Context: an optimization exercise on an open-source flow, tuned for a short achievable clock period and few clock cycles. The choices shown serve that exercise and are no tape-out recipe.
In this exercise RTL edits were held to simulation tests only and were not proved equivalent to the original.
No activity file was given, so power comes from the tool's default toggle rates.

Figure 1. Hierarchy map of the flops.
The bar under the picture is 100 um long.
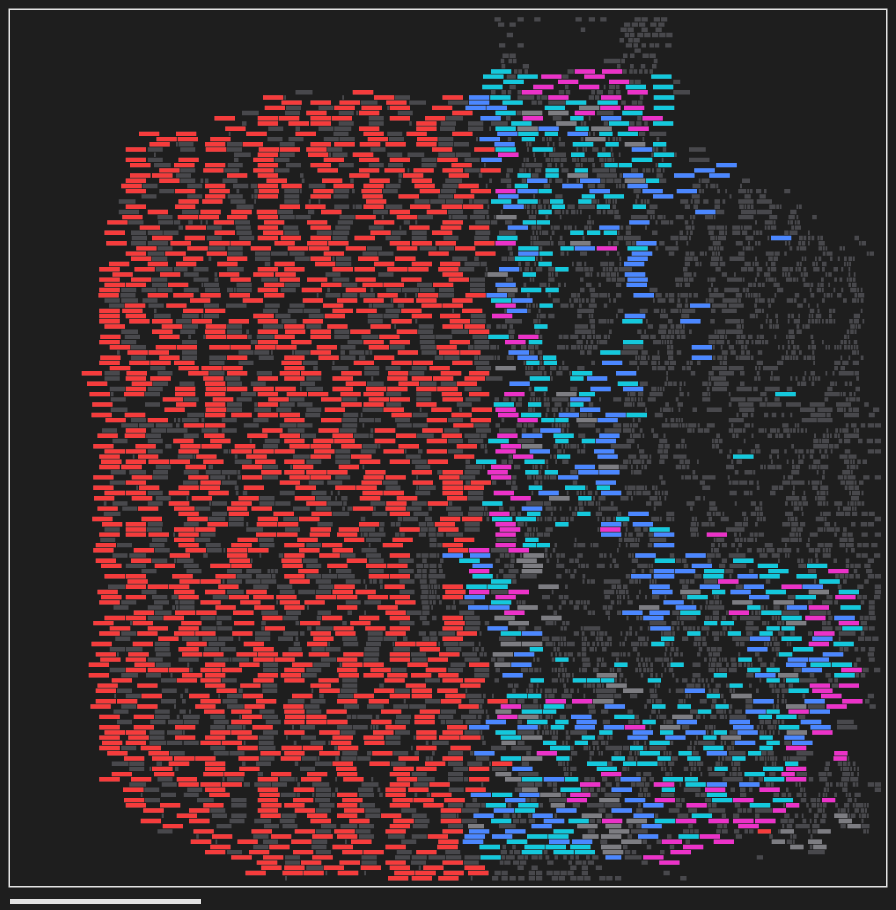
Figure 2. The clock network.
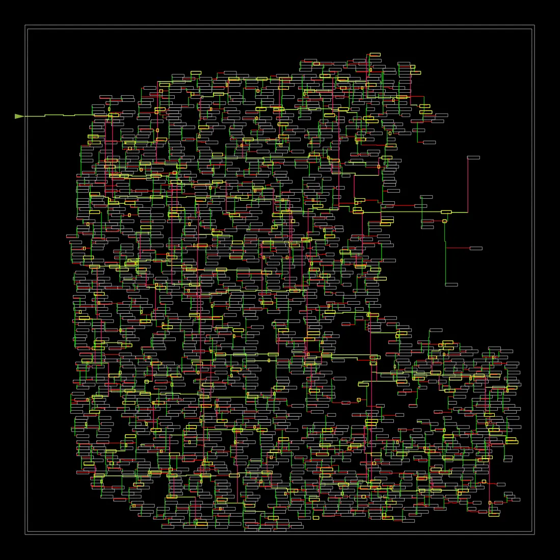
Figure 3. Port wiring.
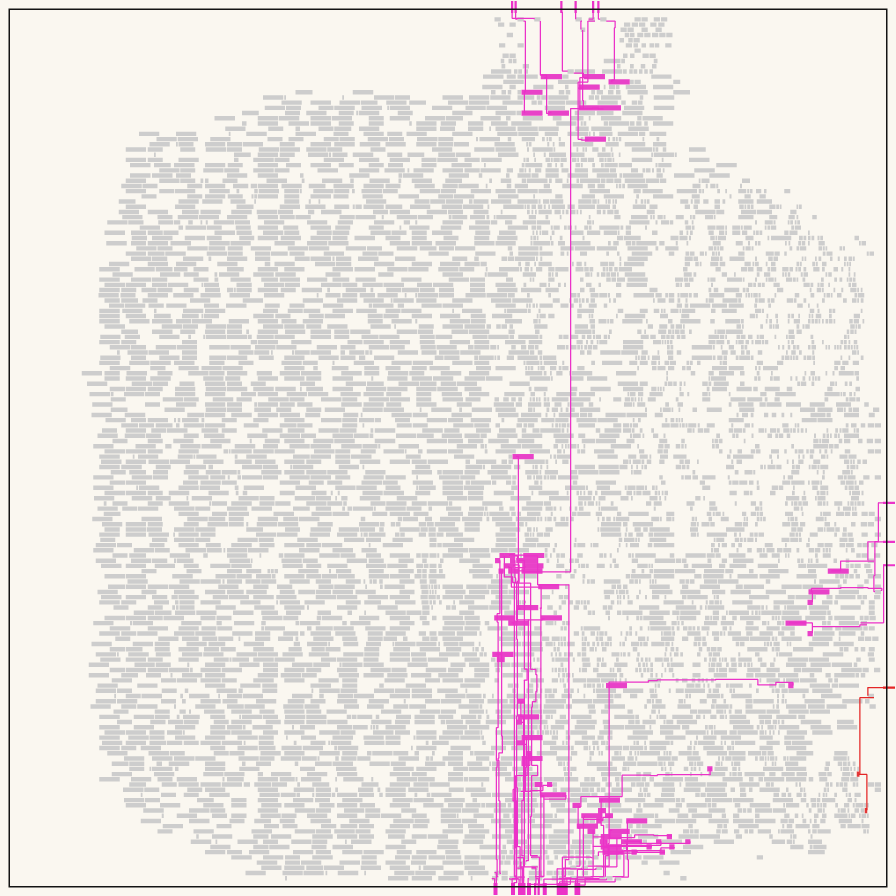
Figure 4. The clock tree on the layout.
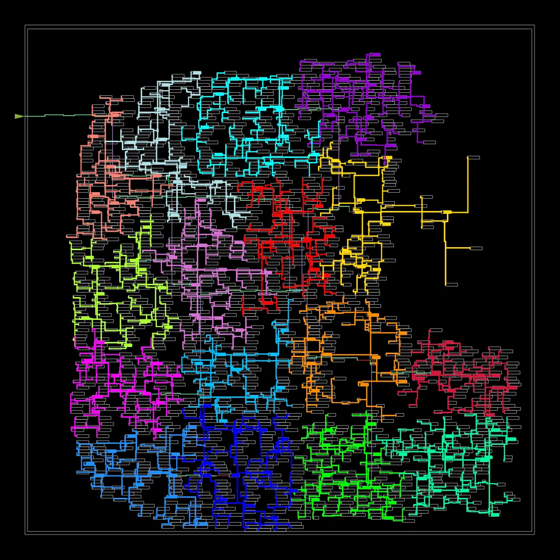
==> design/flow/run.sh <==
#!/bin/bash
# synth_recipe.tcl (not shown) runs the flow's synth.tcl, then flattens the netlist and writes it again
# the make line also repeats each setting of config.mk as NAME=value (left out here)
make -C /OpenROAD-flow-scripts/flow DESIGN_CONFIG=/design/flow/config.mk WORK_HOME=/design/flow/orfs CLKGATE_MAP_FILE= SYNTH_SCRIPT=/design/flow/synth_recipe.tcl finish
==> design/flow/config.mk <==
export PLATFORM = sky130hd
export DESIGN_NAME = ysyx
export DESIGN_NICKNAME = ysyx
export VERILOG_FILES = /design/flow/design.v
export SDC_FILE = /design/flow/constraint.sdc
export NUM_CORES = 4
export LEC_CHECK = 0
export CAP_MARGIN = 20
export CORE_MARGIN = 2
export CORE_UTILIZATION = 40
export PLACE_DENSITY = 0.6
export SLEW_MARGIN = 20
==> design/flow/constraint.sdc <==
create_clock -name core_clock -period 11.0 [get_ports {clk}]
set_input_delay 2.2000 -clock core_clock [delete_from_list [all_inputs] [get_ports {clk}]]
set_output_delay 2.2000 -clock core_clock [all_outputs]
set_load 0.01 [all_outputs]
==> design/flow/design.v <==
module adder32(
    input  [31 : 0] a,
    input  [31 : 0] b,
    input cin,
    output  [31 : 0] result,
    output cout
);
wire [31 : 0] p = a | b;
wire [31 : 0] g = a & b;
wire [7 : 0] P, G;
wire [31 : 0] c;
carry_4 C3_0(p[3 : 0], g[3 : 0], cin, c[2 : 0], P[0], G[0]);
carry_4 C7_4(p[7 : 4], g[7 : 4], c[3], c[6 : 4], P[1], G[1]);
carry_4 C11_8(p[11 : 8], g[11 : 8], c[7], c[10 : 8], P[2], G[2]);
carry_4 C15_12(p[15 : 12], g[15 : 12], c[11], c[14 : 12], P[3], G[3]);
carry_4_out_4 C_INTER_2_1(P[3 : 0], G[3 : 0], cin, {c[15], c[11], c[7], c[3]});
carry_4 C19_16(p[19 : 16], g[19 : 16], c[15], c[18 : 16], P[4], G[4]);
carry_4 C23_20(p[23 : 20], g[23 : 20], c[19], c[22 : 20], P[5], G[5]);
carry_4 C27_24(p[27 : 24], g[27 : 24], c[23], c[26 : 24], P[6], G[6]);
carry_4 C31_28(p[31 : 28], g[31 : 28], c[27], c[30 : 28], P[7], G[7]);
carry_4_out_4 C_INTER_2_2(P[7 : 4], G[7 : 4], c[15], {c[31], c[27], c[23], c[19]});
assign result = a ^ b ^ {c[30 : 0], cin};
assign cout = c[31];
endmodule
module carry_4(
    input [3 : 0] p,
    input [3 : 0] g,
    input cin,
    output [2 : 0] cout,
    output P,
    output G
);
assign P = &p;
assign G = g[3] | p[3] & g[2] | p[3] & p[2] & g[1] | p[3] & p[2] & p[1] & g[0];
assign cout[0] = g[0] | p[0] & cin;
assign cout[1] = g[1] | p[1] & g[0] | p[1] & p[0] & cin;
assign cout[2] = g[2] | p[2] & g[1] | p[2] & p[1] & g[0] | p[2] & p[1] & p[0] & cin;
endmodule
module carry_4_out_4(
    input [3 : 0] p,
    input [3 : 0] g,
    input cin,
    output [3 : 0] cout
);
assign cout[0] = g[0] | p[0] & cin;
assign cout[1] = g[1] | p[1] & g[0] | p[1] & p[0] & cin;
assign cout[2] = g[2] | p[2] & g[1] | p[2] & p[1] & g[0] | p[2] & p[1] & p[0] & cin;
assign cout[3] = g[3] | p[3] & g[2] | p[3] & p[2] & g[1] | p[3] & p[2] & p[1] & g[0] | p[3] & p[2] & p[1] & p[0] & cin;
endmodule
module ALU #(parameter WIDTH = 32) (
    input [3 : 0] alu_op,
    input [WIDTH - 1 : 0] data1,
    input [WIDTH - 1 : 0] data2,
    output [WIDTH - 1 : 0] result,
    output zero_flag
);
wire cin = alu_op[2] | alu_op[0];
wire [WIDTH - 1 : 0] addsub_result;
wire cout;
adder32 addsub(
    .a(data1),
    .b(data2 ^ {WIDTH{cin}}),
    .cin(cin),
    .result(addsub_result),
    .cout(cout)
);
wire [WIDTH - 1 : 0] left_logic_shifter = data1 << data2[$clog2(WIDTH) - 1 : 0];
wire [WIDTH - 1 : 0] right_logic_shifter = data1 >> data2[$clog2(WIDTH) - 1 : 0];
wire [WIDTH - 1 : 0] right_arithmetic_shifter = $signed(data1) >>> data2[$clog2(WIDTH) - 1 : 0];
wire [WIDTH - 1 : 0] and_result = data1 & data2;
wire [WIDTH - 1 : 0] or_result = data1 | data2;
wire [WIDTH - 1 : 0] xor_result = data1 ^ data2;
wire real_symbol = data2[WIDTH - 1] ^ cin;
wire overflow_flag = (data1[WIDTH - 1] & real_symbol & ~addsub_result[WIDTH - 1]) | 
                     (~data1[WIDTH - 1] & ~real_symbol & addsub_result[WIDTH - 1]);
wire [WIDTH - 1 : 0] less_signed_result = {{(WIDTH - 1){1'b0}}, addsub_result[WIDTH - 1] ^ overflow_flag};
wire [WIDTH - 1 : 0] less_unsigned_result = {{(WIDTH - 1){1'b0}}, cout ^ cin};
logic [WIDTH - 1 : 0] result_comb;
always_comb begin
    case(alu_op)
        4'b0000: result_comb = addsub_result;
        4'b0001: result_comb = addsub_result;
        4'b1110: result_comb = and_result;
        4'b1100: result_comb = or_result;
        4'b1000: result_comb = xor_result;
        4'b0010: result_comb = left_logic_shifter;
        4'b1010: result_comb = right_logic_shifter;
        4'b1011: result_comb = right_arithmetic_shifter;
        4'b0100: result_comb = less_signed_result;
        4'b0110: result_comb = less_unsigned_result;
        default: result_comb = data2;
    endcase
end
assign result = result_comb;
assign zero_flag = ~(|addsub_result);
endmodule
module CSR #(parameter WIDTH = 32) (
    input clk,
    input rst,
    input wen,
    input is_ecall,
    input [11 : 0] addr,
    input [WIDTH - 1 : 0] data_in,
    input [WIDTH - 1 : 0] pc,
    output [WIDTH - 1 : 0] data_out,
    output [WIDTH - 1 : 0] mtvec,
    output [WIDTH - 1 : 0] mepc
);
reg [WIDTH - 1 : 0] reg_mcause, reg_mstatus, reg_mtvec, reg_mepc;
wire is_mcause = (addr[7 : 0] == 8'h42);
wire is_mstatus = (addr[7 : 0] == 8'h00);
wire is_mtvec = (addr[7 : 0] == 8'h05);
wire is_mepc = (addr[7 : 0] == 8'h41);
always @(posedge clk) begin
    if (rst) begin
        reg_mcause <= {WIDTH{1'b0}};
        reg_mtvec <= {WIDTH{1'b0}};
        reg_mepc <= {WIDTH{1'b0}};
    end else begin
        if (is_ecall) begin
            reg_mcause <= 32'd11;
            reg_mepc <= pc;
            reg_mstatus <= 32'h1800;     
        end else begin
            reg_mcause <= (is_mcause & wen) ? data_in : reg_mcause;
            reg_mstatus <= (is_mstatus & wen) ? data_in : reg_mstatus;
            reg_mtvec <= (is_mtvec & wen) ? data_in : reg_mtvec;
            reg_mepc <= (is_mepc & wen) ? data_in : reg_mepc;
        end
    end
end
assign data_out = {32{is_mcause}} & reg_mcause | 
                  {32{is_mstatus}} & reg_mstatus | 
                  {32{is_mtvec}} & reg_mtvec | 
                  {32{is_mepc}} & reg_mepc;
assign mtvec = reg_mtvec;
assign mepc = reg_mepc;
endmodule
module PC #(parameter WIDTH = 32) (
    input clk,
    input rst,
    input valid,
    input [1 : 0] sel,
    input sel_for_adder_left,
    input is_branch,
    input zero_flag,
    input less_flag,
    input [31 : 0] inst,
    input [WIDTH - 1 : 0] rs1,
    input [WIDTH - 1 : 0] imm,
    input [WIDTH - 1 : 0] mtvec,
    input [WIDTH - 1 : 0] mepc,
    output reg [WIDTH - 1 : 0] pc
);
wire sel_for_adder_right = inst[6] & inst[2] |
                            is_branch & ~inst[14] & ~inst[12] & zero_flag |
                            is_branch & ~inst[14] & inst[12] & ~zero_flag |
                            is_branch & inst[14] & ~inst[12] & less_flag |
                            is_branch & inst[14] & inst[12] & ~less_flag;
wire [WIDTH - 1 : 0] adder_left = sel_for_adder_left ? rs1 : pc;
wire [WIDTH - 1 : 0] adder_right = sel_for_adder_right ? imm : {{(WIDTH-3){1'b0}}, 3'b100};
wire [WIDTH - 1 : 0] adder_result = adder_left + adder_right;
wire [WIDTH - 1 : 0] new_pc = sel == 2'b01 ? mtvec :
                              sel == 2'b11 ? mepc  : 
                              adder_result;
always_ff @(posedge clk) begin
    if (rst) pc <= 32'h80000000;
    else if (valid) pc <= new_pc;
    else pc <= pc;
end
endmodule
module EXU #(parameter WIDTH = 32) (
    input clk,
    input rst,
    input idu_valid,
    input [191 : 0] idu_data,
    output exu_ready,
    output exu_valid,
    output reg [108 : 0] exu_data,
    input lsu_ready,
    output pre_lsu_ren,
    output pre_lsu_wen,
    input [1 : 0] pc_sel,
    input pc_sel_for_adder_left,
    input is_branch,
    input [31 : 0] imm,
    input [31 : 0] inst,
    output [31 : 0] pc
);
wire [WIDTH - 1 : 0] alu_data1 = idu_data[191 : 160];
wire [WIDTH - 1 : 0] alu_data2 = idu_data[159 : 128];
wire [3 : 0] alu_op = idu_data[127 : 124];
wire csr_wen = idu_data[123];
wire csr_sel = idu_data[122];
wire csr_is_ecall = idu_data[121];
wire [11 : 0] csr_addr = idu_data[120 : 109];
wire [31 : 0] pc_now = idu_data[108 : 77];
wire [31 : 0] rs1_data = idu_data[76 : 45];
wire [44 : 0] rest_idu_data = idu_data[44 : 0];
assign pre_lsu_ren = idu_data[44];
assign pre_lsu_wen = idu_data[43];
typedef enum logic { 
    S_IDLE,
    S_WAIT_READY
} exu_state_t;
exu_state_t state, next_state;
always_ff @(posedge clk) begin
    state <= rst ? S_IDLE : next_state;
end
always_comb begin
    case(state)
        S_IDLE:
            next_state = (exu_valid & ~lsu_ready) ? S_WAIT_READY : S_IDLE;
        S_WAIT_READY:
            next_state = (lsu_ready) ? S_IDLE : S_WAIT_READY;
        default:
            next_state = S_IDLE;
    endcase
end
reg has_new_data;
always_ff @(posedge clk) begin
    has_new_data <= (idu_valid & exu_ready) ? 1'b1 : 1'b0;
end
assign exu_ready = lsu_ready;
assign exu_valid = has_new_data | (state == S_WAIT_READY);
wire [31 : 0] alu_result;
wire zero_flag;
ALU #(WIDTH) alu (
    .alu_op(alu_op),
    .data1(alu_data1),
    .data2(alu_data2),
    .result(alu_result),
    .zero_flag(zero_flag)
);
wire [31 : 0] mtvec;     
wire [31 : 0] mepc;      
wire [31 : 0] csr_data_o;
wire [31 : 0] csr_data_i = csr_sel ? rs1_data | csr_data_o : rs1_data;
CSR #(32) CSR_INTER(
    .clk(clk),
    .rst(rst),
    .wen(csr_wen & has_new_data),
    .is_ecall(csr_is_ecall & has_new_data),
    .addr(csr_addr),
    .data_in(csr_data_i),
    .pc(pc_now),
    .data_out(csr_data_o),
    .mtvec(mtvec),
    .mepc(mepc)
);
always_ff @(posedge clk) begin
    exu_data <= (exu_valid & lsu_ready) ? {alu_result, rest_idu_data, csr_data_o} : exu_data;
end
PC #(WIDTH) PC_INTER(
    .clk(clk),
    .rst(rst),
    .valid(exu_valid),
    .sel(pc_sel),
    .sel_for_adder_left(pc_sel_for_adder_left),
    .is_branch(is_branch),
    .zero_flag(zero_flag),
    .less_flag(alu_result[0]),
    .inst(inst),
    .rs1(rs1_data),
    .imm(imm),
    .mtvec(mtvec),
    .mepc(mepc),
    .pc(pc)
);
endmodule
module IDU (
    output [4 : 0] rs1_addr,
    output [4 : 0] rs2_addr,
    input [31 : 0] rs1_data,
    input [31 : 0] rs2_data,
    input clk,
    input rst,
    input ifu_valid,
    input [63 : 0] ifu_data,
    output idu_ready,
    output idu_valid,
    output reg [191 : 0] idu_data,
    input exu_ready,
    output [1 : 0] pc_sel,
    output pc_sel_for_adder_left,
    output is_branch,
    output [31 : 0] pc_imm,
    output [31 : 0] pc_inst
);
wire [31 : 0] inst = ifu_data[63 : 32];
wire [31 : 0] pc = ifu_data[31 : 0];
typedef enum logic { 
    S_IDLE,
    S_WAIT_READY
} idu_state_t;
idu_state_t state, next_state;
always_ff @(posedge clk) begin
    state <= rst ? S_IDLE : next_state;
end
always_comb begin
    case(state)
        S_IDLE:
            next_state = (idu_valid & ~exu_ready) ? S_WAIT_READY : S_IDLE;
        S_WAIT_READY:
            next_state = exu_ready ? S_IDLE : S_WAIT_READY;
        default: 
            next_state = S_IDLE;
    endcase
end
reg has_new_data;
always_ff @(posedge clk) begin
    has_new_data <= (ifu_valid & idu_ready) ? 1'b1 : 1'b0;
end
assign idu_valid = has_new_data | (state == S_WAIT_READY);
assign idu_ready = exu_ready;
always_ff @(posedge clk) begin
    idu_data <= (idu_valid & exu_ready) ? {alu_data1, alu_data2, alu_op, csr_wen, csr_sel, csr_is_ecall, csr_addr, pc, rs1_data, lsu_ren, lsu_wen, lsu_op, rs2_data, rd_wen, rd_addr, rd_input_sel} : idu_data;
end
wire [31 : 0] imm;
ImmGen #(32) ImmGen_INTER(inst, imm);
assign rs1_addr = inst[19 : 15];
assign rs2_addr = inst[24 : 20];
wire [4 : 0] rd_addr = inst[11 : 7];
wire [3 : 0] alu_op;
assign alu_op[0] = ~inst[5] & inst[4] & ~inst[2] & inst[14] & ~inst[13] & inst[12] & inst[30] |              
                   inst[5] & inst[4] & inst[30] |           
                   inst[5] & inst[4] & inst[2];    
assign alu_op[1] = inst[4] & ~inst[2] & inst[12] |       
                  inst[6] & ~inst[2] & inst[13];     
assign alu_op[2] = inst[4] & ~inst[2] & inst[13] |        
                  inst[6] & ~inst[2];      
assign alu_op[3] = inst[4] & ~inst[2] & inst[14] |         
                  inst[5] & inst[4] & inst[2];         
wire alu_left_sel = inst[2];   
wire alu_right_sel = inst[4] & inst[2] | ~inst[5] & inst[4] | ~inst[6] & ~inst[4];     
wire [31 : 0] alu_data1 = {32{alu_left_sel}} & pc | {32{~alu_left_sel}} & rs1_data;
wire [31 : 0] alu_data2 = {32{~alu_left_sel & ~alu_right_sel}} & rs2_data | {32{alu_left_sel & ~alu_right_sel}} & {{29{1'b0}}, 3'b100} | {32{alu_right_sel}} & imm;
wire [11 : 0] csr_addr = inst[31 : 20];
wire csr_wen = inst[6] & inst[4] & |inst[13 : 12];
wire csr_sel = inst[6] & inst[4] & inst[13];
wire csr_is_ecall = is_sys & ~inst[29];
wire lsu_wen = ~inst[6] & inst[5] & ~inst[4];       
wire lsu_ren = ~inst[5] & ~inst[4];         
wire [2 : 0] lsu_op = {inst[14], inst[13], inst[13] | inst[12]};
wire is_sys = inst[6] & inst[4] & ~inst[13] & ~inst[12];
wire rd_wen = ~(inst[5] & ~inst[4] & ~inst[2] | is_sys);    
wire [1 : 0] rd_input_sel;
assign rd_input_sel[1] = inst[6] & inst[4];      
assign rd_input_sel[0] = ~inst[5] & ~inst[4];    
assign pc_sel[1] = is_sys & inst[29];    
assign pc_sel[0] = is_sys;   
assign pc_sel_for_adder_left = inst[6] & ~inst[3] & inst[2];
assign is_branch = inst[6] & ~inst[4] & ~inst[2];
assign pc_imm = imm;
assign pc_inst = inst;
endmodule
module ImmGen #(parameter WIDTH = 32)(
    input [31 : 0] inst,
    output [31 : 0] imm
);
assign imm[WIDTH - 1 : 31] = {(WIDTH - 31){inst[31]}};
assign imm[10 : 5] = inst[30 : 25] & {6{~(inst[4] & inst[2])}};
assign imm[4 : 1] = inst[11 : 8] & {4{inst[5] & ~inst[2]}} |                     
                    inst[24 : 21] & {4{inst[3]}} |                                 
                    inst[24 : 21] & {4{~inst[6] & ~inst[5] & ~inst[2]}} |      
                    inst[24 : 21] & {4{~inst[4] & ~inst[3] & inst[2]}};        
assign imm[0] = inst[20] & ~inst[6] & ~inst[5] & ~inst[2]  |               
                inst[20] & ~inst[4] & ~inst[3] & inst[2] |       
                inst[7] & ~inst[6] & inst[5] & ~inst[4];        
assign imm[30 : 20] = {11{inst[31] & ~(inst[4] & inst[2])}} | 
                      inst[30 : 20] & {11{inst[4] & inst[2]}};  
assign imm[19 : 12] = {8{inst[31] & inst[5] & ~inst[2]}} |                       
                      {8{inst[31] & ~inst[6] & ~inst[5] & ~inst[2]}} |         
                      {8{inst[31] & ~inst[4] & ~inst[3] & inst[2]}} |          
                      inst[19 : 12] & {8{inst[4] & inst[2]}} |                   
                      inst[19 : 12] & {8{inst[3]}};                                
assign imm[11] = inst[31] & ~inst[6] & inst[5] & ~inst[4] | 
                 inst[31] & ~inst[6] & ~inst[5] & ~inst[2] |
                 inst[31] & ~inst[4] & ~inst[3] & inst[2] |
                 inst[7] & inst[6] & ~inst[2] |
                 inst[20] & inst[3];
endmodule
module IFU #(parameter WIDTH = 32) (
    input clk,
    input rst,
    input wbu_valid,
    input [WIDTH - 1 : 0] pc,
    output ifu_valid,
    output reg [63 : 0] ifu_data,
    input idu_ready,
    output prerequest,
    output [31:0] ARADDR,
    output ARVALID,
    output RREADY,
    output [31:0] AWADDR,
    output AWVALID,
    output [31:0] WDATA,
    output [3:0] WSTRB,
    output WVALID,
    output BREADY,
    input ARREADY,
    input RVALID,
    input [31:0] RDATA,
    input [1:0] RRESP,
    input AWREADY,
    input WREADY,
    input BVALID,
    input [1:0] BRESP
);
typedef enum logic { 
    S_IDLE,
    S_WAIT_READY
} ifu_state_t;
ifu_state_t state, next_state;
always_ff @(posedge clk) begin
    state <= rst ? S_IDLE : next_state;
end
always_comb begin
    case(state)
        S_IDLE:
            next_state = (ifu_valid && !idu_ready) ? S_WAIT_READY : S_IDLE;
        S_WAIT_READY:
            next_state = (idu_ready) ? S_IDLE : S_WAIT_READY;
        default:
            next_state = state;
    endcase
end
reg start;
always_ff @(posedge clk) begin
    start <= wbu_valid | rst ? 1'b1 : 1'b0;
end
assign ifu_valid = done | (state == S_WAIT_READY);
always_ff @(posedge clk) begin
    ifu_data <= (ifu_valid & idu_ready) ? {rdata, pc} : ifu_data;
end
wire [31:0] rdata;
wire [1:0] rresp;
wire [1:0] wresp;
wire done;
assign prerequest = wbu_valid;
axi4_lite_master u_axi4_lite_master(
    .clk        	(clk         ),
    .rst        	(rst         ),
    .wen        	(1'b0        ),
    .ren        	(start       ),
    .user_ready 	(idu_ready   ),
    .wmask      	(4'b0011     ),
    .waddr      	(32'b0       ),
    .wdata      	(32'b0       ),
    .raddr      	(pc          ),
    .rdata      	(rdata       ),
    .rresp      	(rresp       ),
    .wresp      	(wresp       ),
    .done       	(done        ),
    .ARADDR     	(ARADDR      ),
    .ARVALID    	(ARVALID     ),
    .ARREADY    	(ARREADY     ),
    .RDATA      	(RDATA       ),
    .RRESP      	(RRESP       ),
    .RVALID     	(RVALID      ),
    .RREADY     	(RREADY      ),
    .AWADDR     	(AWADDR      ),
    .AWVALID    	(AWVALID     ),
    .AWREADY    	(AWREADY     ),
    .WDATA      	(WDATA       ),
    .WSTRB      	(WSTRB       ),
    .WVALID     	(WVALID      ),
    .WREADY     	(WREADY      ),
    .BRESP      	(BRESP       ),
    .BVALID     	(BVALID      ),
    .BREADY     	(BREADY      )
);
endmodule
module LSU (
    input  clk,
    input  rst,
    input  exu_valid,
    input  [108 : 0] exu_data,
    output lsu_ready,
    output lsu_valid,
    output reg [103 : 0] lsu_data,
    input  wbu_ready,
    input  pre_lsu_ren,
    input  pre_lsu_wen,
    output prerequest,
    output [31:0] ARADDR,
    output ARVALID,
    output RREADY,
    output [31:0] AWADDR,
    output AWVALID,
    output [31:0] WDATA,
    output [3:0] WSTRB,
    output WVALID,
    output BREADY,
    input  ARREADY,
    input  RVALID,
    input  [31:0] RDATA,
    input  [1:0] RRESP,
    input  AWREADY,
    input  WREADY,
    input  BVALID,
    input  [1:0] BRESP
);
wire [31 : 0] lsu_addr = exu_data[108 : 77];
wire lsu_ren = exu_data[76];
wire lsu_wen = exu_data[75];
wire [2 : 0] lsu_op = exu_data[74 : 72];
wire [31 : 0] lsu_wdata = exu_data[71 : 40];
wire [39 : 0] rest_exu_data = exu_data[39 : 0];
typedef enum logic { 
    S_IDLE,
    S_WAIT_READY
} lsu_state_t;
lsu_state_t state, next_state;
always_ff @(posedge clk) begin
    state <= rst ? S_IDLE : next_state;
end
always_comb begin
    case(state)
        S_IDLE:
            next_state = (lsu_valid & ~wbu_ready) ? S_WAIT_READY : S_IDLE;
        S_WAIT_READY:
            next_state = (wbu_ready) ? S_IDLE : S_WAIT_READY;
        default:
            next_state = S_IDLE;
    endcase
end
reg has_new_data;
always_ff @(posedge clk) begin
    has_new_data <= (exu_valid & lsu_ready) ? 1'b1 : 1'b0;
end
assign lsu_ready = wbu_ready;
assign lsu_valid = done & lsu_ren | done & lsu_wen | ~lsu_ren & ~lsu_wen & has_new_data | (state == S_WAIT_READY);
wire [31 : 0] rdata_extend;
assign rdata_extend[31 : 16] =  {16{rdata[7] & ~lsu_op[2] & ~lsu_op[1] & ~lsu_op[0]}} | {16{rdata[15] & ~lsu_op[2] & ~lsu_op[1] & lsu_op[0]}} | rdata[31 : 16] & {16{lsu_op[1]}};
assign rdata_extend[15 : 8] = {8{rdata[7] & ~lsu_op[2] & ~lsu_op[1] & ~lsu_op[0]}} | rdata[15 : 8] & {8{lsu_op[0]}};
assign rdata_extend[7 : 0] = rdata[7 : 0];
always_ff @(posedge clk) begin
    lsu_data <= (lsu_valid & wbu_ready) ? {exu_data[108 : 77], rdata_extend, rest_exu_data} : lsu_data;
end
wire [3 : 0] wmask = {2'b00, lsu_op[1 : 0]};
wire wen = lsu_wen & has_new_data;
wire ren = lsu_ren & has_new_data;
wire [31:0] rdata;
wire [1:0] rresp;
wire [1:0] wresp;
wire done;
axi4_lite_master u_axi4_lite_master(
    .clk        	(clk         ),
    .rst        	(rst         ),
    .wen        	(wen         ),
    .ren        	(ren         ),
    .user_ready 	(lsu_ready   ),
    .wmask      	(wmask       ),
    .waddr      	(lsu_addr    ),
    .wdata      	(lsu_wdata   ),
    .raddr      	(lsu_addr    ),
    .rdata      	(rdata       ),
    .rresp      	(rresp       ),
    .wresp      	(wresp       ),
    .done       	(done        ),
    .ARADDR     	(ARADDR      ),
    .ARVALID    	(ARVALID     ),
    .ARREADY    	(ARREADY     ),
    .RDATA      	(RDATA       ),
    .RRESP      	(RRESP       ),
    .RVALID     	(RVALID      ),
    .RREADY     	(RREADY      ),
    .AWADDR     	(AWADDR      ),
    .AWVALID    	(AWVALID     ),
    .AWREADY    	(AWREADY     ),
    .WDATA      	(WDATA       ),
    .WSTRB      	(WSTRB       ),
    .WVALID     	(WVALID      ),
    .WREADY     	(WREADY      ),
    .BRESP      	(BRESP       ),
    .BVALID     	(BVALID      ),
    .BREADY     	(BREADY      )
);
assign prerequest = exu_valid & lsu_ready & pre_lsu_ren | exu_valid & lsu_ready & pre_lsu_wen;
endmodule
module WBU #(parameter WIDTH = 32) (
    input [4 : 0] rs1_addr,
    input [4 : 0] rs2_addr,
    output [31 : 0] rs1_data,
    output [31 : 0] rs2_data,
    input clk,
    input rst,
    input lsu_valid,
    input [103 : 0] lsu_data,
    output wbu_valid
);
wire [31 : 0] alu_result = lsu_data[103 : 72];
wire [31 : 0] lsu_rdata = lsu_data[71 : 40];
wire rd_wen = lsu_data[39];
wire [4 : 0] rd_addr = lsu_data[38 : 34];
wire [1 : 0] rd_input_sel = lsu_data[33 : 32];
wire [31 : 0] csr_data_o = lsu_data[31 : 0];
reg has_new_data;
always_ff @(posedge clk) begin
    has_new_data <= lsu_valid ? 1'b1 : 1'b0;
end
assign wbu_valid = has_new_data;
wire [WIDTH - 1 : 0] rd_data = rd_input_sel == 2'b01 ? lsu_rdata : 
                               rd_input_sel == 2'b10 ? csr_data_o : 
                               alu_result;
registerfile #(32) RF_INTER (
    .clk(clk),
    .wen(rd_wen & has_new_data),
    .rd_addr(rd_addr),
    .rd_data(rd_data),
    .rs1_addr(rs1_addr),
    .rs1_data(rs1_data),
    .rs2_addr(rs2_addr),
    .rs2_data(rs2_data)
);
endmodule
module registerfile #(parameter WIDTH = 32) (
    input clk,
    input wen,
    input [4 : 0] rd_addr,
    input [WIDTH - 1 : 0] rd_data,
    input [4 : 0] rs1_addr,
    output [WIDTH - 1 : 0] rs1_data,
    input [4 : 0] rs2_addr,
    output [WIDTH - 1 : 0] rs2_data
);
reg [WIDTH - 1 : 0] register_file [31 : 0];
wire not_x0 = |rd_addr;
always @(posedge clk) begin
    if (wen & not_x0) register_file[rd_addr] <= rd_data;
end
assign rs1_data = rs1_addr != 0 ? register_file[rs1_addr] : {WIDTH{1'b0}};
assign rs2_data = rs2_addr != 0 ? register_file[rs2_addr] : {WIDTH{1'b0}};
endmodule
module axi4_lite_master (
    input clk,
    input rst,
    input  wen,
    input  ren,
    input  user_ready,
    input  [3 : 0] wmask,
    input  [31 : 0] waddr,
    input  [31 : 0] wdata,
    input  [31 : 0] raddr,
    output [31 : 0] rdata,
    output [1 : 0] rresp,
    output [1 : 0] wresp,
    output done,
    output [31 : 0] ARADDR,
    output ARVALID,
    input  ARREADY,
    input  [31 : 0] RDATA,
    input  [1 : 0] RRESP,
    input  RVALID,
    output RREADY,
    output [31 : 0] AWADDR,
    output AWVALID,
    input  AWREADY,
    output [31 : 0] WDATA,
    output [3 : 0] WSTRB,
    output WVALID,
    input  WREADY,
    input  [1 : 0] BRESP,
    input  BVALID,
    output BREADY
);
typedef enum logic [2 : 0] { 
    R_IDLE,
    R_WAIT_ARREADY,
    R_WAIT_RDATA
} r_state_t;
typedef enum logic [4 : 0] { 
    W_IDLE,
    W_WAIT_ALLREADY,
    W_WAIT_AWREADY,
    W_WAIT_WREADY,
    W_WAIT_BRESP
} w_state_t;
r_state_t r_state, next_r_state;
w_state_t w_state, next_w_state;
always_ff @(posedge clk) begin
    r_state <= rst ? R_IDLE : next_r_state;    
end
always_comb begin
    case(r_state)
        R_IDLE:
            case({ARVALID, ARREADY})
                2'b11: next_r_state = R_WAIT_RDATA;
                2'b10: next_r_state = R_WAIT_ARREADY;
                default: next_r_state = R_IDLE;
            endcase
        R_WAIT_ARREADY:
            next_r_state = ARREADY ? R_WAIT_RDATA : R_WAIT_ARREADY;
        R_WAIT_RDATA:
            next_r_state = RVALID & RREADY ? R_IDLE : R_WAIT_RDATA;
        default: 
            next_r_state = R_IDLE;
    endcase
end
assign ARADDR = raddr;
assign rdata = RDATA;
assign rresp = RRESP;
assign ARVALID = r_state == R_IDLE & ren | r_state == R_WAIT_ARREADY;
assign RREADY = r_state == R_WAIT_RDATA & user_ready;
always_ff @(posedge clk) begin
    w_state <= rst ? W_IDLE : next_w_state;    
end
always_comb begin
    case(w_state)
        W_IDLE:
            case({AWVALID & WVALID, AWREADY, WREADY})
                3'b111: next_w_state = W_WAIT_BRESP;
                3'b110: next_w_state = W_WAIT_WREADY;
                3'b101: next_w_state = W_WAIT_AWREADY;
                3'b100: next_w_state = W_WAIT_ALLREADY;
                default: next_w_state = W_IDLE;
            endcase
        W_WAIT_ALLREADY:
            case({AWREADY, WREADY})
                2'b11: next_w_state = W_WAIT_BRESP;
                2'b10: next_w_state = W_WAIT_WREADY;
                2'b01: next_w_state = W_WAIT_AWREADY;
                default: next_w_state = W_WAIT_ALLREADY;
            endcase
        W_WAIT_AWREADY:
            next_w_state = AWREADY ? W_WAIT_BRESP : W_WAIT_AWREADY;
        W_WAIT_WREADY:
            next_w_state = WREADY ? W_WAIT_BRESP : W_WAIT_WREADY;
        W_WAIT_BRESP:
            next_w_state = BVALID & BREADY ? W_IDLE : W_WAIT_BRESP;
        default: 
            next_w_state = W_IDLE;
    endcase
end
assign AWADDR = waddr;
assign WDATA = wdata;
assign WSTRB = wmask;
assign wresp = BRESP;
assign AWVALID = w_state == W_IDLE & wen | w_state == W_WAIT_AWREADY | w_state == W_WAIT_ALLREADY;
assign WVALID = w_state == W_IDLE & wen | w_state == W_WAIT_WREADY | w_state == W_WAIT_ALLREADY;
assign BREADY = w_state == W_WAIT_BRESP & user_ready;
assign done = RVALID & RREADY | BVALID & BREADY;
endmodule
module axi4_lite_arbiter
(
    input clk,
    input rst,
    input logic [1 : 0] prerequest,
    input  logic [1 : 0][31 : 0] maraddr,
    input  logic [1 : 0]marvalid,
    output logic [1 : 0]marready,
    output logic [1 : 0][31 : 0] mrdata,
    output logic [1 : 0][1 : 0] mrresp,
    output logic [1 : 0] mrvalid,
    input  logic [1 : 0] mrready,
    input  logic [1 : 0][31 : 0] mawaddr,
    input  logic [1 : 0] mawvalid,
    output logic [1 : 0] mawready,
    input  logic [1 : 0][31 : 0] mwdata,
    input  logic [1 : 0][3 : 0] mwstrb,
    input  logic [1 : 0] mwvalid,
    output logic [1 : 0] mwready,
    output logic [1 : 0][1 : 0] mbresp,
    output logic [1 : 0] mbvalid,
    input  logic [1 : 0] mbready,
    output logic [31 : 0] saraddr,
    output logic sarvalid,
    input  logic sarready,
    input  logic [31 : 0] srdata,
    input  logic [1 : 0] srresp,
    input  logic srvalid,
    output logic srready,
    output logic [31 : 0] sawaddr,
    output logic sawvalid,
    input  logic sawready,
    output logic [31 : 0] swdata,
    output logic [3 : 0] swstrb,
    output logic swvalid,
    input  logic swready,
    input  logic [1 : 0] sbresp,
    input  logic sbvalid,
    output logic sbready
);
wire [1 : 0] request = marvalid | mawvalid | mwvalid | prerequest;
logic [1 : 0] will_done;
assign will_done[0] = srvalid & mrready[0] | sbvalid & mbready[0];
assign will_done[1] = srvalid & mrready[1] | sbvalid & mbready[1];
typedef enum logic [2 : 0]{ 
    IDLE = 3'b001,
    M0_ACTIVE = 3'b010,
    M1_ACTIVE = 3'b100
} state_t;
state_t state, next_state;
always_ff @(posedge clk) begin
    state <= rst ? IDLE : next_state;
end
always_comb begin
    case(state)
        IDLE:
            case(request)
                2'b11, 2'b01: next_state = M0_ACTIVE;
                2'b10: next_state = M1_ACTIVE;
                default: next_state = state;
            endcase
        M0_ACTIVE:
            if(will_done[0]) begin
                case(request)
                    2'b11, 2'b10: next_state = M1_ACTIVE;
                    2'b01: next_state = M0_ACTIVE;
                    default: next_state = IDLE;
                endcase
            end else begin
                next_state = state;
            end
        M1_ACTIVE:
            if(will_done[1]) begin
                case(request)
                    2'b11, 2'b01: next_state = M0_ACTIVE;
                    2'b10: next_state = M1_ACTIVE;
                    default: next_state = IDLE;
                endcase
            end else begin
                next_state = state;
            end
        default:
            next_state = state;
    endcase
end
assign mrdata[0] = srdata;
assign mrdata[1] = srdata;
assign mrresp[0] = srresp;
assign mrresp[1] = srresp;
assign mbresp[0] = sbresp;
assign mbresp[1] = sbresp;
assign mrvalid[0] = srvalid;
assign mrvalid[1] = srvalid;
assign mbvalid[0] = sbvalid;
assign mbvalid[1] = sbvalid;
assign marready[0] = (state == M0_ACTIVE) ? sarready : 1'b0;
assign mawready[0] = (state == M0_ACTIVE) ? sawready : 1'b0;
assign mwready[0] = (state == M0_ACTIVE) ? swready : 1'b0;
assign marready[1] = (state == M1_ACTIVE) ? sarready : 1'b0;
assign mawready[1] = (state == M1_ACTIVE) ? sawready : 1'b0;
assign mwready[1] = (state == M1_ACTIVE) ? swready : 1'b0;
assign sarvalid = (state == M1_ACTIVE) & marvalid[1] | (state == M0_ACTIVE) & marvalid[0];
assign sawvalid = (state == M1_ACTIVE) & mawvalid[1] |  (state == M0_ACTIVE) & mawvalid[0];
assign swvalid = (state == M1_ACTIVE) & mwvalid[1] | (state == M0_ACTIVE) & mwvalid[0];
assign saraddr = (state == M1_ACTIVE) ? maraddr[1] : maraddr[0];
assign srready = (state == M1_ACTIVE) ? mrready[1] : mrready[0];
assign sawaddr = (state == M1_ACTIVE) ? mawaddr[1] : mawaddr[0];
assign swdata = (state == M1_ACTIVE) ? mwdata[1] : mwdata[0];
assign swstrb = (state == M1_ACTIVE) ? mwstrb[1] : mwstrb[0];
assign sbready = (state == M1_ACTIVE) ? mbready[1] : mbready[0];
endmodule
module ysyx #(parameter WIDTH = 32) (
    input clk,
    input rst,
    output [31 : 0] araddr,
    output arvalid,
    input  arready,
    input  [31 : 0] rdata,
    input  rvalid,
    output rready,
    output [31 : 0] awaddr,
    output awvalid,
    input  awready,
    output [31 : 0] wdata,
    output [1 : 0] wsize,
    output wvalid,
    input  wready,
    input  bvalid,
    output bready
);
wire [1 : 0] pc_sel;
wire pc_sel_for_adder_left;
wire is_branch;
wire [31 : 0] pc_imm;
wire [31 : 0] pc_inst;
wire [31 : 0] pc;
wire ifu_valid;
wire [63 : 0] ifu_data;
wire [4 : 0] rs1_addr;
wire [4 : 0] rs2_addr;
wire ifu_prerequest;
wire idu_ready;
wire idu_valid;
wire [191 : 0] idu_data;
wire exu_ready;
wire exu_valid;
wire [108 : 0] exu_data;
wire pre_lsu_ren;
wire pre_lsu_wen;
wire lsu_ready;
wire lsu_valid;
wire [103 : 0] lsu_data;
wire lsu_prerequest;
wire wbu_valid;
wire [31 : 0] rs1_data;
wire [31 : 0] rs2_data;
wire [31:0] LSU_ARADDR, IFU_ARADDR;
wire LSU_ARVALID, IFU_ARVALID;
wire LSU_RREADY, IFU_RREADY;
wire [31:0] LSU_AWADDR, IFU_AWADDR;
wire LSU_AWVALID, IFU_AWVALID;
wire [31:0] LSU_WDATA, IFU_WDATA;
wire [3:0] LSU_WSTRB, IFU_WSTRB;
wire LSU_WVALID, IFU_WVALID;
wire LSU_BREADY, IFU_BREADY;
wire LSU_ARREADY, IFU_ARREADY;
wire LSU_RVALID, IFU_RVALID;
wire [31:0] LSU_RDATA, IFU_RDATA;
wire [1:0] LSU_RRESP, IFU_RRESP;
wire LSU_AWREADY, IFU_AWREADY;
wire LSU_WREADY, IFU_WREADY;
wire LSU_BVALID, IFU_BVALID;
wire [1:0] LSU_BRESP, IFU_BRESP;
IFU #(WIDTH) IFU_INTER(
    .clk       	(clk        ),
    .rst       	(rst        ),
    .wbu_valid  (wbu_valid  ),
    .pc        	(pc         ),
    .ifu_valid 	(ifu_valid  ),
    .ifu_data  	(ifu_data   ),
    .idu_ready 	(idu_ready  ),
    .prerequest(ifu_prerequest),
    .ARADDR    	(IFU_ARADDR ),
    .ARVALID   	(IFU_ARVALID),
    .RREADY    	(IFU_RREADY ),
    .AWADDR    	(IFU_AWADDR ),
    .AWVALID   	(IFU_AWVALID),
    .WDATA     	(IFU_WDATA  ),
    .WSTRB     	(IFU_WSTRB  ),
    .WVALID    	(IFU_WVALID ),
    .BREADY    	(IFU_BREADY ),
    .ARREADY   	(IFU_ARREADY),
    .RVALID    	(IFU_RVALID ),
    .RDATA     	(IFU_RDATA  ),
    .RRESP     	(IFU_RRESP  ),
    .AWREADY   	(IFU_AWREADY),
    .WREADY    	(IFU_WREADY ),
    .BVALID    	(IFU_BVALID ),
    .BRESP     	(IFU_BRESP  )
);
IDU IDU_INTER(
    .rs1_addr(rs1_addr),
    .rs2_addr(rs2_addr),
    .rs1_data(rs1_data),
    .rs2_data(rs2_data),
    .clk(clk),
    .rst(rst),
    .ifu_valid(ifu_valid),
    .ifu_data(ifu_data),
    .idu_ready(idu_ready),
    .idu_valid(idu_valid),
    .idu_data(idu_data),
    .exu_ready(exu_ready),
    .pc_sel(pc_sel),
    .pc_sel_for_adder_left(pc_sel_for_adder_left),
    .is_branch(is_branch),
    .pc_imm(pc_imm),
    .pc_inst(pc_inst)
);
EXU #(WIDTH) EXU_INTER(
    .clk(clk),
    .rst(rst),
    .idu_valid(idu_valid),
    .idu_data(idu_data),
    .exu_ready(exu_ready),
    .exu_valid(exu_valid),
    .exu_data(exu_data),
    .lsu_ready(lsu_ready),
    .pre_lsu_ren(pre_lsu_ren),
    .pre_lsu_wen(pre_lsu_wen),
    .pc_sel(pc_sel),
    .pc_sel_for_adder_left(pc_sel_for_adder_left),
    .is_branch(is_branch),
    .imm(pc_imm),
    .inst(pc_inst),
    .pc(pc)
);
LSU LSU_INTER(
    .clk       	(clk        ),
    .rst       	(rst        ),
    .exu_valid 	(exu_valid  ),
    .exu_data  	(exu_data   ),
    .lsu_ready 	(lsu_ready  ),
    .lsu_valid 	(lsu_valid  ),
    .lsu_data  	(lsu_data   ),
    .wbu_ready 	(1'b1       ),
    .pre_lsu_ren(pre_lsu_ren),
    .pre_lsu_wen(pre_lsu_wen),
    .prerequest(lsu_prerequest),
    .ARADDR    	(LSU_ARADDR ),
    .ARVALID   	(LSU_ARVALID),
    .RREADY    	(LSU_RREADY ),
    .AWADDR    	(LSU_AWADDR ),
    .AWVALID   	(LSU_AWVALID),
    .WDATA     	(LSU_WDATA  ),
    .WSTRB     	(LSU_WSTRB  ),
    .WVALID    	(LSU_WVALID ),
    .BREADY    	(LSU_BREADY ),
    .ARREADY   	(LSU_ARREADY),
    .RVALID    	(LSU_RVALID ),
    .RDATA     	(LSU_RDATA  ),
    .RRESP     	(LSU_RRESP  ),
    .AWREADY   	(LSU_AWREADY),
    .WREADY    	(LSU_WREADY ),
    .BVALID    	(LSU_BVALID ),
    .BRESP     	(LSU_BRESP  )
);
WBU #(WIDTH) WBU_INTER(
    .rs1_addr(rs1_addr),
    .rs2_addr(rs2_addr),
    .rs1_data(rs1_data),
    .rs2_data(rs2_data),
    .clk(clk),
    .rst(rst),
    .lsu_valid(lsu_valid),
    .lsu_data(lsu_data),
    .wbu_valid(wbu_valid)
);
wire [1 : 0] marready;
wire [1 : 0] [31:0] mrdata;
wire [1 : 0] [1:0] mrresp;
wire [1 : 0] mrvalid;
wire [1 : 0] mawready;
wire [1 : 0] mwready;
wire [1 : 0] [1:0] mbresp;
wire [1 : 0] mbvalid;
assign {LSU_ARREADY, IFU_ARREADY} = marready;
assign {LSU_RDATA, IFU_RDATA} = mrdata;
assign {LSU_RRESP, IFU_RRESP} = mrresp;
assign {LSU_RVALID, IFU_RVALID} = mrvalid;
assign {LSU_AWREADY, IFU_AWREADY} = mawready;
assign {LSU_WREADY, IFU_WREADY} = mwready;
assign {LSU_BRESP, IFU_BRESP} = mbresp;
assign {LSU_BVALID, IFU_BVALID} = mbvalid;
wire [1 : 0] [31 : 0] maraddr = {LSU_ARADDR, IFU_ARADDR};
wire [1 : 0] marvalid = {LSU_ARVALID, IFU_ARVALID};
wire [1 : 0] mrready = {LSU_RREADY, IFU_RREADY};
wire [1 : 0] [31 : 0] mawaddr = {LSU_AWADDR, IFU_AWADDR};
wire [1 : 0] mawvalid = {LSU_AWVALID, IFU_AWVALID};
wire [1 : 0] [31 : 0] mwdata = {LSU_WDATA, IFU_WDATA};
wire [1 : 0] [3 : 0] mwstrb = {LSU_WSTRB, IFU_WSTRB};
wire [1 : 0] mwvalid = {LSU_WVALID, IFU_WVALID};
wire [1 : 0] mbready = {LSU_BREADY, IFU_BREADY};
wire [3 : 0] swstrb;
axi4_lite_arbiter u_axi4_lite_arbiter(
    .clk        	(clk         ),
    .rst        	(rst         ),
    .prerequest 	({lsu_prerequest, ifu_prerequest}),
    .maraddr    	(maraddr     ),
    .marvalid   	(marvalid    ),
    .marready   	(marready    ),
    .mrdata     	(mrdata      ),
    .mrresp     	(mrresp      ),
    .mrvalid    	(mrvalid     ),
    .mrready    	(mrready     ),
    .mawaddr    	(mawaddr     ),
    .mawvalid   	(mawvalid    ),
    .mawready   	(mawready    ),
    .mwdata     	(mwdata      ),
    .mwstrb     	(mwstrb      ),
    .mwvalid    	(mwvalid     ),
    .mwready    	(mwready     ),
    .mbresp     	(mbresp      ),
    .mbvalid    	(mbvalid     ),
    .mbready    	(mbready     ),
    .saraddr    	(araddr      ),
    .sarvalid   	(arvalid     ),
    .sarready   	(arready     ),
    .srdata     	(rdata       ),
    .srresp     	(2'b00       ),
    .srvalid    	(rvalid      ),
    .srready    	(rready      ),
    .sawaddr    	(awaddr      ),
    .sawvalid   	(awvalid     ),
    .sawready   	(awready     ),
    .swdata     	(wdata       ),
    .swstrb     	(swstrb      ),
    .swvalid    	(wvalid      ),
    .swready    	(wready      ),
    .sbresp     	(2'b00       ),
    .sbvalid    	(bvalid      ),
    .sbready    	(bready      )
);
assign wsize = swstrb[1 : 0];
endmodule
==> impl_metrics.ini <==
[outcome]
status = timing/DRC/antenna clean

[die]
coreArea_sq_um = 205000
pin_count = 142
num_rows = 166
start_util = 0.403
die_h_um = 458
die_area_sq_um = 210000

[worst_setup_path]
cp-start-kind = flip-flop
path_class = reg2reg
cp.arrival_ns = 10.76
reg2reg_depth = 38
crit_path_end = EXU_INTER.PC_INTER.pc[30]
path_delay_family = compound AO/OA/AOI/OAI gates
path_common_cell = o21ai_0
cp-startpoint = IDU_INTER.idu_data[124]
crit_path_max_fanout = 14
timing.rr.end = EXU_INTER.PC_INTER.pc[30]
rrSetupSlack_ns = 0.89

[clock_tree]
cts_hold_buf = 0
clkSlewWorstSetupHoldPaths_ns = 0.08
cts_max_path_buffers = 3
post_cts_buffers = 0

[pwr]
p_leak_nw = 31.4
ir_worst_vdd_v = 0.000139

[finish]
fin_util = 0.457
regMostFlops = WBU_INTER.RF_INTER.register_file
final_common_cell = edfxtp_1
synthToLayoutAreaGrowth_pct = 13.6
nets = 5720
largest_register_ff_count = 1024
final_cell_mix = 1,517 x edfxtp_1, 683 x mux4_2, 426 x nor2_1
final_area_sq_um = 93600
layout-drive-gt1-share = 0.232

[placed_design]
place_area_sq_um = 87600
numPortBuffers = 141
routabilityCongestion = 0.975

[sta]
timing.fmax_mhz = 98.9
setup_violations = 0
relSlewSlack = 0.184
fin_crit_ns = 10.11
rsz0062_at_grt = no
hold_viol = 0

[synth]
synth_cells = 5390
synth_top_area_share = 0.553
synth-simple-area-share = 0.0619
synthAdderAreaFrac = 0.0270
yosysSeqAreaShare = 0.591
synth_ff_type = edfxtp_1
async_flop_share = 0
synth_cell_types = 87
synth-compound-area-share = 0.0743

[global_route]
grt_pass1_vias = 52218
grt_util_met2 = 0.422
use_met3 = 0.0418
grt_pass1_wl_mm = 391
busiest_layer = met2
antenna_found_initial = 16
grt_max_degree = 139
grt_use_total = 0.262

[drt]
first_iter_violations = 7019
dr.pass1.iters = 8
met3_length_mm = 22.9
detail_route.vias_per_cell = 6.29
remaining_drc_errors = 0
wl_met1_mm = 109
vias = 52587

[min_path]
min_from = EXU_INTER.exu_data[30]
Testbench counts, summed over its fixed seeds: cycles 109,161.
Back to the opening pictures, Figure 1:
- magenta: `LSU_INTER` (flops 110)
- blue: `IDU_INTER` (flops 188)
- cyan: `EXU_INTER` (flops 269)
- red: `WBU_INTER` (flops 1,025)
- not coloured: 81

Back to the opening pictures, Figure 2:
Clock net power: 0.00616 W
clock buf count: 228
clk_skew: 0.0350 ns
clock sink count: 1,673

Back to the opening pictures, Figure 3:
- red: `awready` (bits 1; direction input; edge east; end cells 2; buffers 1; wire 83.7 um)
- magenta: `rdata` (bits 32; direction input; edge 23 south, 6 north, 3 east; end cells 73; buffers 33; wire 4,020 um)

Back to the opening pictures, Figure 4:
htree depth: 4
CTS root buf: clkbuf_16
Seq cells: 1,673
CTS buffer count: 177

metrics by stage:
stage	setup slack (ns)	total power (W)	instances	hold slack [ns]
floorplan	0.449	0.00715	5421	0.400
global placement	1.18	0.00725	8017	0.402
detailed placement	1.04	0.00725	8017	0.405
CTS	0.971	0.0133	8345	0.417
global route	0.222	0.0136	8345	0.423
finish	0.893	0.0133	8356	0.418
cells in the mapped netlist (34+ instances only):
cell and n:
edfxtp_1 1517, mux4_2 683, nor2_1 464, a21oi_1 309, clkbuf_1 305, nand2_1 277
ha_1 165, o21ai_0 159, dfxtp_1 156, a211oi_1 149, mux2i_1 133, inv_1 130
buf_1 81, a21o_1 78, mux2_2 77, and3_1 75, nand2b_1 71, xnor2_1 67
nor2b_1 50, nor3_1 44, a222oi_1 34
layout make-up:
cell class | instances | area (sq um)
well taps | 2688 | 3360
repair buffers | 299 | 2680
clock buffers | 228 | 4780
clock inverters | 100 | 1130
diodes | 11 | 27.5
inverters | 133 | 499
multi-input cells | 3224 | 32400
fillers | 17557 | 111000
flip-flops and latches | 1673 | 48700
report_power, final:
group	switching, W	total (W)	internal [W]
Sequential	0.0000204	0.00687	0.00685
Combinational	0.000153	0.000250	0.0000972
Clock	0.00258	0.00616	0.00357

what the ideal ports hide:
How much do the figures lean on ideal ports? The routed layout below was timed once more, with nothing changed but the port constraints.
Step 1 assumes that a clkbuf_16 drives the clock port and a buf_2 every other input.
Step 2 moves the port delays by t, midway between the first and last clock arrival at a register: inputs arrive t later, outputs are due t later. That takes back most of the time a late clock gives input paths.
a / b / c = ideal / step 1 / step 2; a / b = the first two.
t, ns: 0.919
slack for setup (ns): 0.893 / 0.893 / 0.893
worst register clock-pin slew, ns: 0.08 / 0.08
After both steps this run still meets setup and hold. For this run, drivers alone change the setup slack by 0.000 ns; drivers and shift together by 0.000 ns.
